From an optimization exercise on the open Yosys and OpenROAD flow, aimed at small area; shortcuts taken in it are not production practice.
The RTL was checked by simulation tests, not by an equivalence proof against the original design.
Power figures rest on the tool's default switching activity, not on a simulated workload.

detail.png
Window x 114 to 134, y 114 to 134 µm. Cells in grey, sequential cells in the stronger grey; small squares are vias.
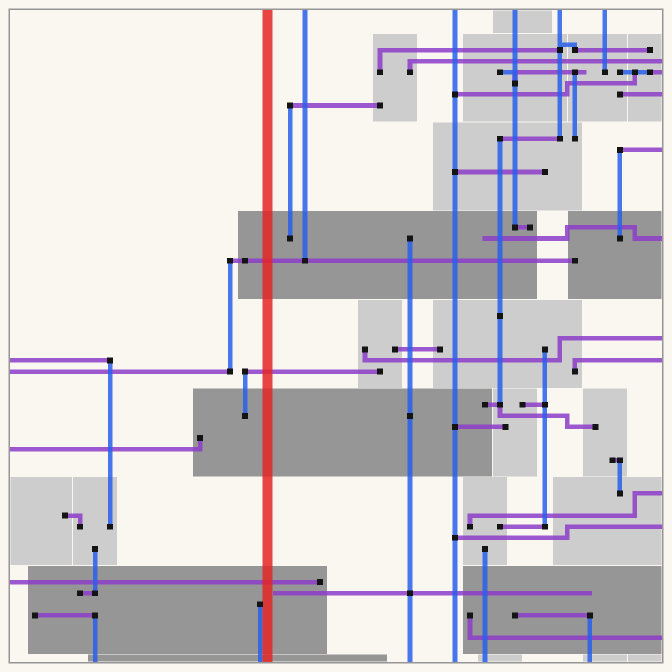
clk_routes.png
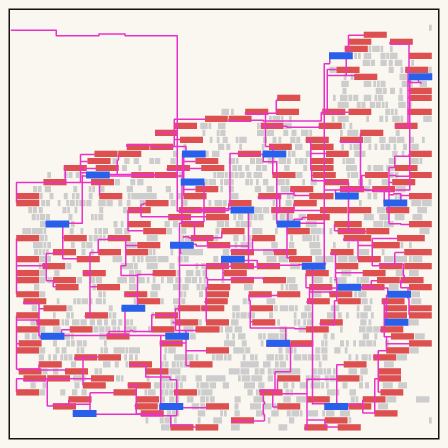
wires.png
Bar = 50 µm. Two of the layers only.
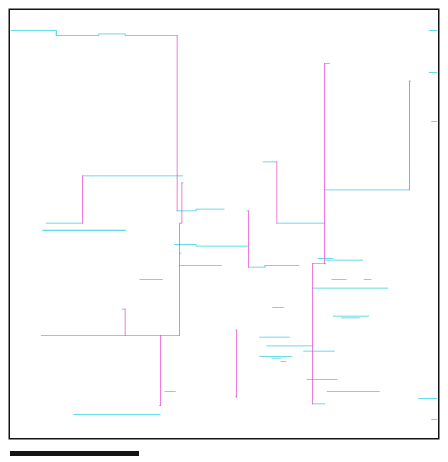
routing.png
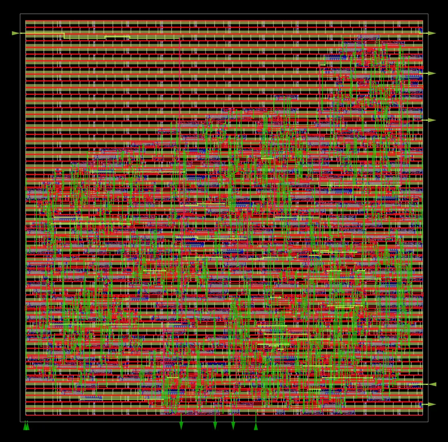
placement_by_type.png
Bar = 50 µm. Fill, decap, tap and diode cells in grey.
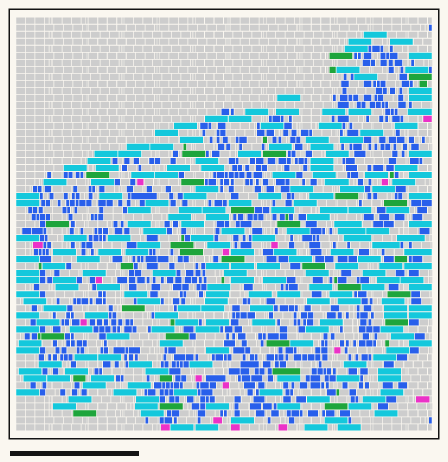
## flow/config.mk

```make
export PLATFORM = sky130hd
export DESIGN_NAME = AD5761R
export DESIGN_NICKNAME = AD5761R
export VERILOG_FILES = /design/flow/design.v
export SDC_FILE = /design/flow/constraint.sdc
export NUM_CORES = 4
export LEC_CHECK = 0
export CAP_MARGIN = 20
export CORE_MARGIN = 2
export CORE_UTILIZATION = 40
export PLACE_DENSITY = 0.6
export SLEW_MARGIN = 20
```

## flow/design.v

```verilog
`timescale 1ns / 1ps
module UART #(
	parameter CLK_FREQ=240_000_000,	 
	parameter BAUD_RATE=1_000_000	 
	)
	(
	iCLK,	 
	iRST_N,	 
	iRX,	 
	oTX,	 
	oR,		 
	oT,		 
	iT,		 
	iTDATA,	 
	oRDATA	 
);
input iCLK;
input iRST_N;
input iRX;
output oTX;
output oR;
output oT;
input iT;
input [7:0] iTDATA;
output [7:0] oRDATA;
reg oTX;
reg oR;
reg [7:0] oRDATA;
localparam BAUD_CNT=CLK_FREQ/BAUD_RATE;	 
localparam BAUD_1=BAUD_CNT/4;		 
localparam BAUD_2=BAUD_CNT/2;		 
localparam BAUD_3=(3*BAUD_CNT)/4;	 
reg [15:0] rRBaudCnt;	 
reg [15:0] rTBaudCnt;	 
reg [7:0] rRData;	 
reg [7:0] rTData;	 
reg [2:0] rSample_1;	 
reg [2:0] rRBitCnt;		 
reg [2:0] rTBitCnt;		 
reg oT_reg1;
reg oT_reg2;
reg rRX_syn,rRX_syn_0;	 
always@(posedge iCLK or negedge iRST_N)begin
	if(!iRST_N){rRX_syn,rRX_syn_0}<=2'b11;
	else {rRX_syn,rRX_syn_0}<={rRX_syn_0,iRX};
end
reg [2:0] Rsta;	 
localparam Rsta_0=3'b000;
localparam Rsta_1=3'b001;
localparam Rsta_2=3'b010;
localparam Rsta_3=3'b100;
always@(posedge iCLK or negedge iRST_N)begin
	if(!iRST_N) Rsta<=Rsta_0;
	else begin
		case(Rsta)
			Rsta_0:if(!rRX_syn) Rsta<=Rsta_1;	 
			Rsta_1:begin	 
				if(rRBaudCnt==BAUD_CNT)begin
					if(rSample_1[1]) Rsta<=Rsta_0;	 
					else Rsta<=Rsta_2;	 
				end
			end
			Rsta_2:begin  
				if(rRBitCnt==3'd7)begin
					if(rRBaudCnt==BAUD_CNT) Rsta<=Rsta_3;	 
				end
			end
			Rsta_3:begin  
				if(rRBaudCnt==BAUD_CNT)begin
					if(!rRX_syn) Rsta<=Rsta_1;
					else Rsta<=Rsta_0;
				end
			end
			default: Rsta<=Rsta_0;
		endcase
	end
end
wire wSampleEN=(rRBaudCnt==BAUD_1) | (rRBaudCnt==BAUD_2) | (rRBaudCnt==BAUD_3);
always@(posedge iCLK or negedge iRST_N)begin
	if(!iRST_N) rSample_1<=3'b0;
	else begin
		if(rRBaudCnt<BAUD_1)rSample_1<=3'b0;
		else if(wSampleEN)begin
			if(rRX_syn) rSample_1<={rSample_1[1:0],1'b1};
		end
	end
end
always@(posedge iCLK or negedge iRST_N)begin
	if(!iRST_N) rRBitCnt<=3'd0;
	else if(Rsta==Rsta_2)begin
		if(rRBaudCnt==BAUD_CNT) rRBitCnt<=rRBitCnt+3'd1;
	end
	else rRBitCnt<=3'd0;
end
always@(posedge iCLK or negedge iRST_N)begin
	if(!iRST_N) rRBaudCnt<=0;
	else if(Rsta==Rsta_0)begin
		if(!rRX_syn) rRBaudCnt<=1;
		else rRBaudCnt<=0;
	end
	else begin
		if(rRBaudCnt==BAUD_CNT) rRBaudCnt<=1;
		else rRBaudCnt<=rRBaudCnt+1;
	end
end
always@(posedge iCLK or negedge iRST_N)begin
	if(!iRST_N)rRData<=8'd0;
	else if(Rsta==Rsta_2)begin
		if(rRBaudCnt==BAUD_CNT)begin
			if(rSample_1[1]) rRData<={1'b1,rRData[7:1]};
			else rRData<={1'b0,rRData[7:1]};
		end
	end
end
always@(posedge iCLK or negedge iRST_N)begin
	if(!iRST_N) oR<=1'b0;
	else if(Rsta == Rsta_3 &&rRBaudCnt==BAUD_CNT && rSample_1[1])
		oR<=1'b1;
	else oR<=1'b0;
end
always@(posedge iCLK or negedge iRST_N)begin
	if(!iRST_N) oRDATA<=8'd0;
	else if(Rsta==Rsta_3)begin
		if(rRBaudCnt==BAUD_CNT)begin
			if(rSample_1[1]) oRDATA<=rRData;
		end
	end
end
reg rTsyn,rTsyn_1,rTsyn_0;	 
always@(posedge iCLK or negedge iRST_N)begin
	if(!iRST_N) {rTsyn,rTsyn_1,rTsyn_0}<=3'b111;
	else {rTsyn,rTsyn_1,rTsyn_0}<={rTsyn_1,rTsyn_0,iT};
end
reg[2:0] Tsta;
reg [2:0] Tsta_d;
localparam Tsta_0=3'b000;
localparam Tsta_1=3'b001;
localparam Tsta_2=3'b010;
localparam Tsta_3=3'b100;
always@(posedge iCLK)
begin
	Tsta_d <= Tsta;
end
always@(posedge iCLK or negedge iRST_N)begin
	if(!iRST_N) Tsta<=Tsta_0;
	else begin
		case(Tsta)
			Tsta_0:if({rTsyn,rTsyn_1}==2'b01) Tsta<=Tsta_1;
			Tsta_1:if(rTBaudCnt==BAUD_CNT)Tsta<=Tsta_2;	 
			Tsta_2:begin  
				if(rTBitCnt==3'd7)begin
					if(rTBaudCnt==BAUD_CNT) Tsta<=Tsta_3;
				end
			end
			Tsta_3:begin 	 
				if(rTBaudCnt==BAUD_CNT)begin
					if({rTsyn,rTsyn_1}==2'b01) Tsta<=Tsta_1;
					else Tsta<=Tsta_0;
				end
			end
			default:Tsta<=Tsta_0;
		endcase
	end
end
always@(posedge iCLK or negedge iRST_N)begin
	if(!iRST_N) rTBitCnt<=3'd0;
	else if(Tsta==Tsta_2)begin
		if(rTBaudCnt==BAUD_CNT)rTBitCnt<=rTBitCnt+3'd1;
	end
	else rTBitCnt<=3'd0;
end
always@(posedge iCLK or negedge iRST_N)begin
	if(!iRST_N) rTBaudCnt<=0;
	else if(Tsta==Tsta_0)begin
		if({rTsyn,rTsyn_1}==2'b01) rTBaudCnt<=1;
		else rTBaudCnt<=0;
	end
	else begin
		if(rTBaudCnt==BAUD_CNT) rTBaudCnt<=1;
		else rTBaudCnt<=rTBaudCnt+1;
	end
end
always@(posedge iCLK or negedge iRST_N)begin
	if(!iRST_N) rTData<=8'd0;
	else if(Tsta==Tsta_0)begin
		if({rTsyn,rTsyn_1}==2'b01)begin 
			rTData<=iTDATA;
		end
	end
	else if(Tsta==Tsta_2)begin
		if(rTBaudCnt==BAUD_CNT)begin
			rTData<={1'b0,rTData[7:1]};
		end
	end
end
always@(posedge iCLK or negedge iRST_N)begin
	if(!iRST_N) oTX<=1'b1;
	else begin
		case(Tsta)
			Tsta_0:oTX<=1'b1;
			Tsta_1:oTX<=1'b0;	 
			Tsta_2:begin	 
				if(rTBaudCnt==1) oTX<=rTData[0];
			end
			Tsta_3:oTX<=1'b1;	 
		endcase
	end
end
always@(posedge iCLK or negedge iRST_N)begin
	if(!iRST_N) oT_reg1<=1'b1;
	else if(Tsta==Tsta_0) oT_reg1<=1'b1;
	else oT_reg1<=1'b0;
end
always@(posedge iCLK or negedge iRST_N)begin
	if(!iRST_N) oT_reg2<=1'b1;
	else oT_reg2<=oT_reg1;
end
assign oT = ~oT_reg2 && oT_reg1; 
endmodule
`timescale 1ns / 1ps
module UART_TST(
	input clk,
    input rst_n,
    input UART_RX,
    input [23:0]dac_back_data,
    output UART_TX,
    input uart_tx_req
 );
reg [7:0]tx_data;
reg tx_req;
reg [23:0]tx_cnt;
reg [1:0]dac_byte_cnt;
wire rx_done;
wire tx_done;
wire [7:0]rx_data;
always@(posedge clk or negedge rst_n)begin
	if(!rst_n)begin
		tx_req <= 0;
		tx_cnt <= 0;
		dac_byte_cnt <= 0;
	end
	else if(uart_tx_req)begin
    	if(tx_cnt >= 100_000)begin
    		tx_cnt <= 0;
        	if(dac_byte_cnt <2'd3)begin
	        	tx_req <= 1;
                case(dac_byte_cnt)
                	2:tx_data <= dac_back_data[7:0];
                    1:tx_data <= dac_back_data[15:8];
                    0:tx_data <= dac_back_data[23:16];
                    default:tx_data <= 0;
                endcase
                dac_byte_cnt <= dac_byte_cnt + 1;
        	end
    	end
    	else if(tx_cnt >= 50_000)begin
    		tx_cnt <= tx_cnt + 1;
        	tx_req <= 0;
    	end
    	else
    		tx_cnt <= tx_cnt + 1;
    end
end
UART #(
	.CLK_FREQ(50_000_000),
	.BAUD_RATE(115_200)
	)uart_0(
	.iCLK(clk),
	.iRST_N(rst_n),
	.iRX(UART_RX),
	.oTX(UART_TX),
	.oR(rx_done),
	.oT(tx_done),
	.iT(tx_req),
	.iTDATA(tx_data),
	.oRDATA(rx_data)
);
endmodule
`timescale 1ns / 1ps
module spi_core(
	input			clk,			 
	input			rst_n,
	input			DAC_DOUT,		 
	output			[23:0]sdo_data,	 
	input			[23:0]sdi_data,	 
	output			DAC_DIN,		 
	output			DAC_CS_N,		 
	output			DAC_SCLK,		 
	input			DAC_req,		 
	output			DONE			 
);
parameter bit_length = 24;
reg [4:0]bit_cnt;
reg cs_reg;
reg done;
reg SDI;
reg [23:0]sdo_data_reg;
assign DAC_CS_N = cs_reg;
assign DONE = done;
assign DAC_DIN = SDI;
assign sdo_data = sdo_data_reg;
reg [9:0]sclk_cnt;
reg DAC_SCLK_reg;
assign DAC_SCLK = DAC_SCLK_reg;
always@(posedge clk or negedge rst_n)
begin
	if(!rst_n)
		sclk_cnt <= 10'd0;
	else if (!cs_reg)begin
		if(sclk_cnt < 10'd999)
			sclk_cnt <= sclk_cnt + 1;
		else
			sclk_cnt <= 0;
	end
end
always@(posedge clk or negedge rst_n)
begin
	if(!rst_n)
		DAC_SCLK_reg <= 0;
	else
		case(sclk_cnt)
			499:DAC_SCLK_reg <= 1;
			999:DAC_SCLK_reg <= 0;
			default:;
		endcase
end
always@(posedge clk or negedge rst_n)
begin
	if(!rst_n)begin
		cs_reg <= 1;
		done <= 0;
	end
	else
		if(DAC_req)begin
			if(bit_cnt <= bit_length - 1)begin
				cs_reg <= 0;
				done <= 0;
			end
			else if((sclk_cnt == 10'd249)) begin
				cs_reg <= 1;
				done <= 1;
			end
		end
	else begin
		cs_reg <= 1;
		done <= 0;
	end
end
always@(posedge clk or negedge rst_n)
begin
	if(!rst_n)begin
		SDI <= 0;
		sdo_data_reg <= 24'd0;
		bit_cnt <= 5'd0;
	end
	else if(cs_reg)begin
		SDI <= 0;
		sdo_data_reg <= 24'd0;
		bit_cnt <= 5'd0;
	end
	else if(!cs_reg)	begin
		if((sclk_cnt == 10'd499))
			SDI <= sdi_data[bit_length - 1 - bit_cnt];
		if((sclk_cnt == 10'd999))begin
			sdo_data_reg[bit_length - 1 - bit_cnt] <= DAC_DOUT;
			bit_cnt <= bit_cnt + 1;
		end
	end
end
endmodule
`timescale 1ns / 1ps
module AD5761R(
	input			clk,			 
	input			rst_n,
	input			DAC_ALERT_N,	 
	input			DAC_DOUT,		 
	output			DAC_DIN,		 
	output			DAC_CS_N,		 
	output			DAC_SCLK,		 
	output			DAC_RESET_N,	 
	output			DAC_LOAD_N,		 
	output			DAC_CLEAR_N,	 
	input 			UART_RX,
	output 			UART_TX
);
localparam [15:0] DAC_vout_reg = 16'hFFFF;	 
assign DAC_RESET_N = 1;			 
assign DAC_CLEAR_N = 1;			 
assign DAC_LOAD_N = 0;			 
reg DAC_req;
reg [23:0]sdi_data;		 
wire [23:0]sdo_data;	 
wire done;				 
reg [7:0]dac_order_cnt;
reg [3:0]dac_orders;
reg [31:0]init_cnt;
localparam init_cnt_full = 32'd10_000;
reg [31:0]delay_cnt;
localparam T_100ns = 32'd5_000;
always@(posedge clk or negedge rst_n)
begin
	if(!rst_n)begin
		DAC_req <= 0;
		init_cnt <= 0;
		delay_cnt <= 0;
		dac_order_cnt <= 8'd0;
    end
	else begin
		case(dac_order_cnt)
			0:begin
				if(init_cnt >= init_cnt_full)begin
					init_cnt <= 0;
					dac_order_cnt <= dac_order_cnt + 1;
				end
				else
					init_cnt <= init_cnt + 1;
			end
			1,3,5,7,9:begin
				if(done)begin
					DAC_req <= 0;
					dac_order_cnt <= dac_order_cnt + 1;
				end
				else
					DAC_req <= 1;
			end
			2,4,6,8:begin
				if(delay_cnt >= T_100ns)begin
					delay_cnt <= 0;
					dac_order_cnt <= dac_order_cnt + 1;
				end
				else
					delay_cnt <= delay_cnt + 1;
			end
			10:begin
			     DAC_req <= 0;
			end
			default:begin
					DAC_req <= 0;
					dac_order_cnt <= 0;
			end
		endcase
	end
end
always@(posedge clk or negedge rst_n)
begin
	if(!rst_n)
		dac_orders <= 4'b0;
	else begin
		case(dac_order_cnt)
			8'h1:dac_orders <= 4'hF;
			8'h3:dac_orders <= 4'h4;
			8'h5:dac_orders <= 4'h3;
			8'h7:dac_orders <= 4'hB;
			8'h9:dac_orders <= 4'h0;
			default:dac_orders <= 4'h0;
        endcase
	end
end
always@(posedge clk or negedge rst_n)
begin
	if(!rst_n)
		sdi_data[15:0] <= 16'b0;
	else begin
		case(dac_order_cnt)
			8'h3:sdi_data[15:0] <= 16'h0241;
			8'h5:sdi_data[15:0] <= DAC_vout_reg[15:0];
			default:sdi_data[15:0] <= 16'h0;
        endcase
	end
end
always@(posedge clk or negedge rst_n)
begin
	if(!rst_n)
		sdi_data[23:16] <= 8'b0;
	else
		sdi_data[23:16] <= {4'b0,dac_orders[3:0]};
end
reg [23:0]dac_back_data;
reg uart_tx_req;
always@(posedge clk or negedge rst_n)
begin
	if(!rst_n)begin
		uart_tx_req <= 0;
		dac_back_data <= 24'h0;
	end
	else begin
		if(dac_order_cnt == 9)
			if(done)begin
				dac_back_data <= sdo_data;
				uart_tx_req <= 1;
			end
	end
end
spi_core ad5761r_spi(
	.clk(clk),
	.rst_n(rst_n),
	.DAC_DOUT(DAC_DOUT),
	.sdo_data(sdo_data),
	.sdi_data(sdi_data),
	.DAC_DIN(DAC_DIN),
	.DAC_CS_N(DAC_CS_N),
	.DAC_SCLK(DAC_SCLK),
	.DAC_req(DAC_req),
	.DONE(done)
);
UART_TST dac_bak (
    .clk(clk),
    .rst_n(rst_n),
    .UART_RX(UART_RX),
    .UART_TX(UART_TX),
    .dac_back_data(dac_back_data),
    .uart_tx_req(uart_tx_req)
);
endmodule
```

## flow/constraint.sdc

```tcl
create_clock -name core_clock -period 20.0 [get_ports {clk}]
set_input_delay 4.0000 -clock core_clock [delete_from_list [all_inputs] [get_ports {clk}]]
set_output_delay 4.0000 -clock core_clock [all_outputs]
set_load 0.01 [all_outputs]
```

## flow/run.sh

```bash
#!/bin/bash
# synth_recipe.tcl (not shown) runs the flow's synth.tcl, then flattens the netlist and writes it again
# the make line also repeats each setting of config.mk as NAME=value (left out here)
make -C /OpenROAD-flow-scripts/flow DESIGN_CONFIG=/design/flow/config.mk WORK_HOME=/design/flow/orfs CLKGATE_MAP_FILE= SYNTH_SCRIPT=/design/flow/synth_recipe.tcl finish
```

==> out/summary.txt <==
Worst hold path depth = 0
Crit path depth = 1
Capturing point of the worst reg2reg path = ad5761r_spi.sdo_data_reg[10]$_DFFE_PN0P_
Hold WS = 0.348 ns
Drt via density = 5.34
CP Capture Type = primary output
Max Slew Vio Count = 0
IO buf count = 6
Final WS setup = 14.08 ns
Measured slew at the worst slew-check pin = 1.02 ns
Mapped Area = 10500 µm²
Status = no timing/DRC/antenna violations
HPWL Detailed = 13.3 mm
Final period util = 29.6%
Cell Chain, Critical Path = clkdlybuf4s50_1
Clock share of power = 48.1%
Max Clock Freq = 169 MHz
Final setup fails = 0
Main combinational cell family by area after synthesis = simple AND/OR/NAND/NOR gates
Post-synthesis mux area share = 4.96%
Adder-cell share of the synthesized area = 3.65%
# diodes = 0
Largest regs = delay_cnt x32, init_cnt x32
Clk Latency, worst-skew pair = 0.52 ns
Worst VDD drop = 66.0 µV
H-tree Lvls = 1
Register area = 5500 µm²
Post-Synthesis Cells = 1021
Setup tns final = 0 ns
Post-Synth Simple-Gate Area = 20.4%
Worst setup path startpoint = ad5761r_spi.cs_reg$_DFFE_PN1P_
Post-DRT Antenna Nets = 0
Ratio of cells with drive above 1 in the final layout = 9.84%
Die ar. = 27600 µm²
Primary FF master, synth = dfrtp_1
## Picture notes: detail.png
| layer | colour |
|---|---|
| metal 2 | blue |
| metal 4 | red |
| metal 1 | purple |
netlist names of flops here include: dac_bak.uart_0.rTBaudCnt (2)
most frequent: nor2_1 (4), dfrtp_1 (4), ha_1 (3)
cells with their middle in the window: 16
sequential cells in the window: 4

## Picture notes: clk_routes.png
[clock wires] magenta | length: 2890 µm
[flip-flops] red | count: 218
[clock drivers] blue | count: 24
routed clock nets: 25

## Picture notes: wires.png
| layer | colour | wire length |
|---|---|---|
| metal 3 | cyan | 600 µm |
| metal 4 | magenta | 429 µm |

## Picture notes: routing.png
All-Layer GR Usage: 14.9%
Via Count: 7330
met3 WL: 600 µm
met2 WL: 9.23 mm

## Picture notes: placement_by_type.png
| class | colour | cells |
|---|---|---|
| clock drivers and dummy loads | green | 44 |
| flops | cyan | 218 |
| combinational and other logic | blue | 759 |
| other buffers and delay cells | magenta | 16 |

==> metal layers <==
| layer | routed length (µm) | global-route usage [%] | share of wire [%] |
|---|---|---|---|
| met4 | 429 | 3.59 | 2.1 |
| met2 | 9230 | 24.1 | 46 |
| met3 | 600 | 2.26 | 3.0 |
| met1 | 9910 | 21.1 | 49 |
| met5 | 0 | 0 | 0 |
==> cells in the mapped netlist, types with 9 or more instances <==
master	instances	area, µm²
inv_1	41	154
or3_1	13	81.3
nand3_1	47	235
nand2_1	85	319
and2_1	33	206
nand4_1	21	131
a21oi_1	31	155
nor3_1	21	105
xnor2_1	22	193
and3_1	11	68.8
nor2b_1	15	93.8
mux2_2	38	428
clkbuf_1	39	146
nor4_1	26	163
dfrtp_1	205	5130
a32o_1	9	90.1
xor2_1	26	228
nor2_1	106	398
o21ai_0	34	170
o31ai_1	9	67.6
o211ai_1	15	113
ha_1	29	363
==> final cells by class <==
type	count	share of cell area, %
sequential	218	47.1
clock buffer	35	6.03
inverter	43	1.38
clock inverter	9	0.633
timing repair buffer	16	1.23
tap	335	3.59
multi-input combinational	716	40.0

separate check: timing with driven ports:
No port has a modelled driver above. Below, the same layout with a new extraction and two added sets of constraints. Step 1, drivers: a clkbuf_16 drives clk and a buf_2 each remaining input, both assumed. Step 2 times the ports against the registers' clock, not the clock port: input delays grow and output delays shrink by t, the midpoint of the rising clock arrivals with the driver on. Three values: ideal, step 1, step 2; two values: the first two.
shift t [ns]: 0.554
setup slack, ns: 14.082 / 14.036 / 14.517
latest minus earliest clock arrival (ns): 0.018 / 0.017
worst data-port slew with drivers (ns): 0.05
After both steps setup and hold are still met in this run. For this run, drivers alone change the setup slack by -0.046 ns; drivers and shift together by +0.435 ns.
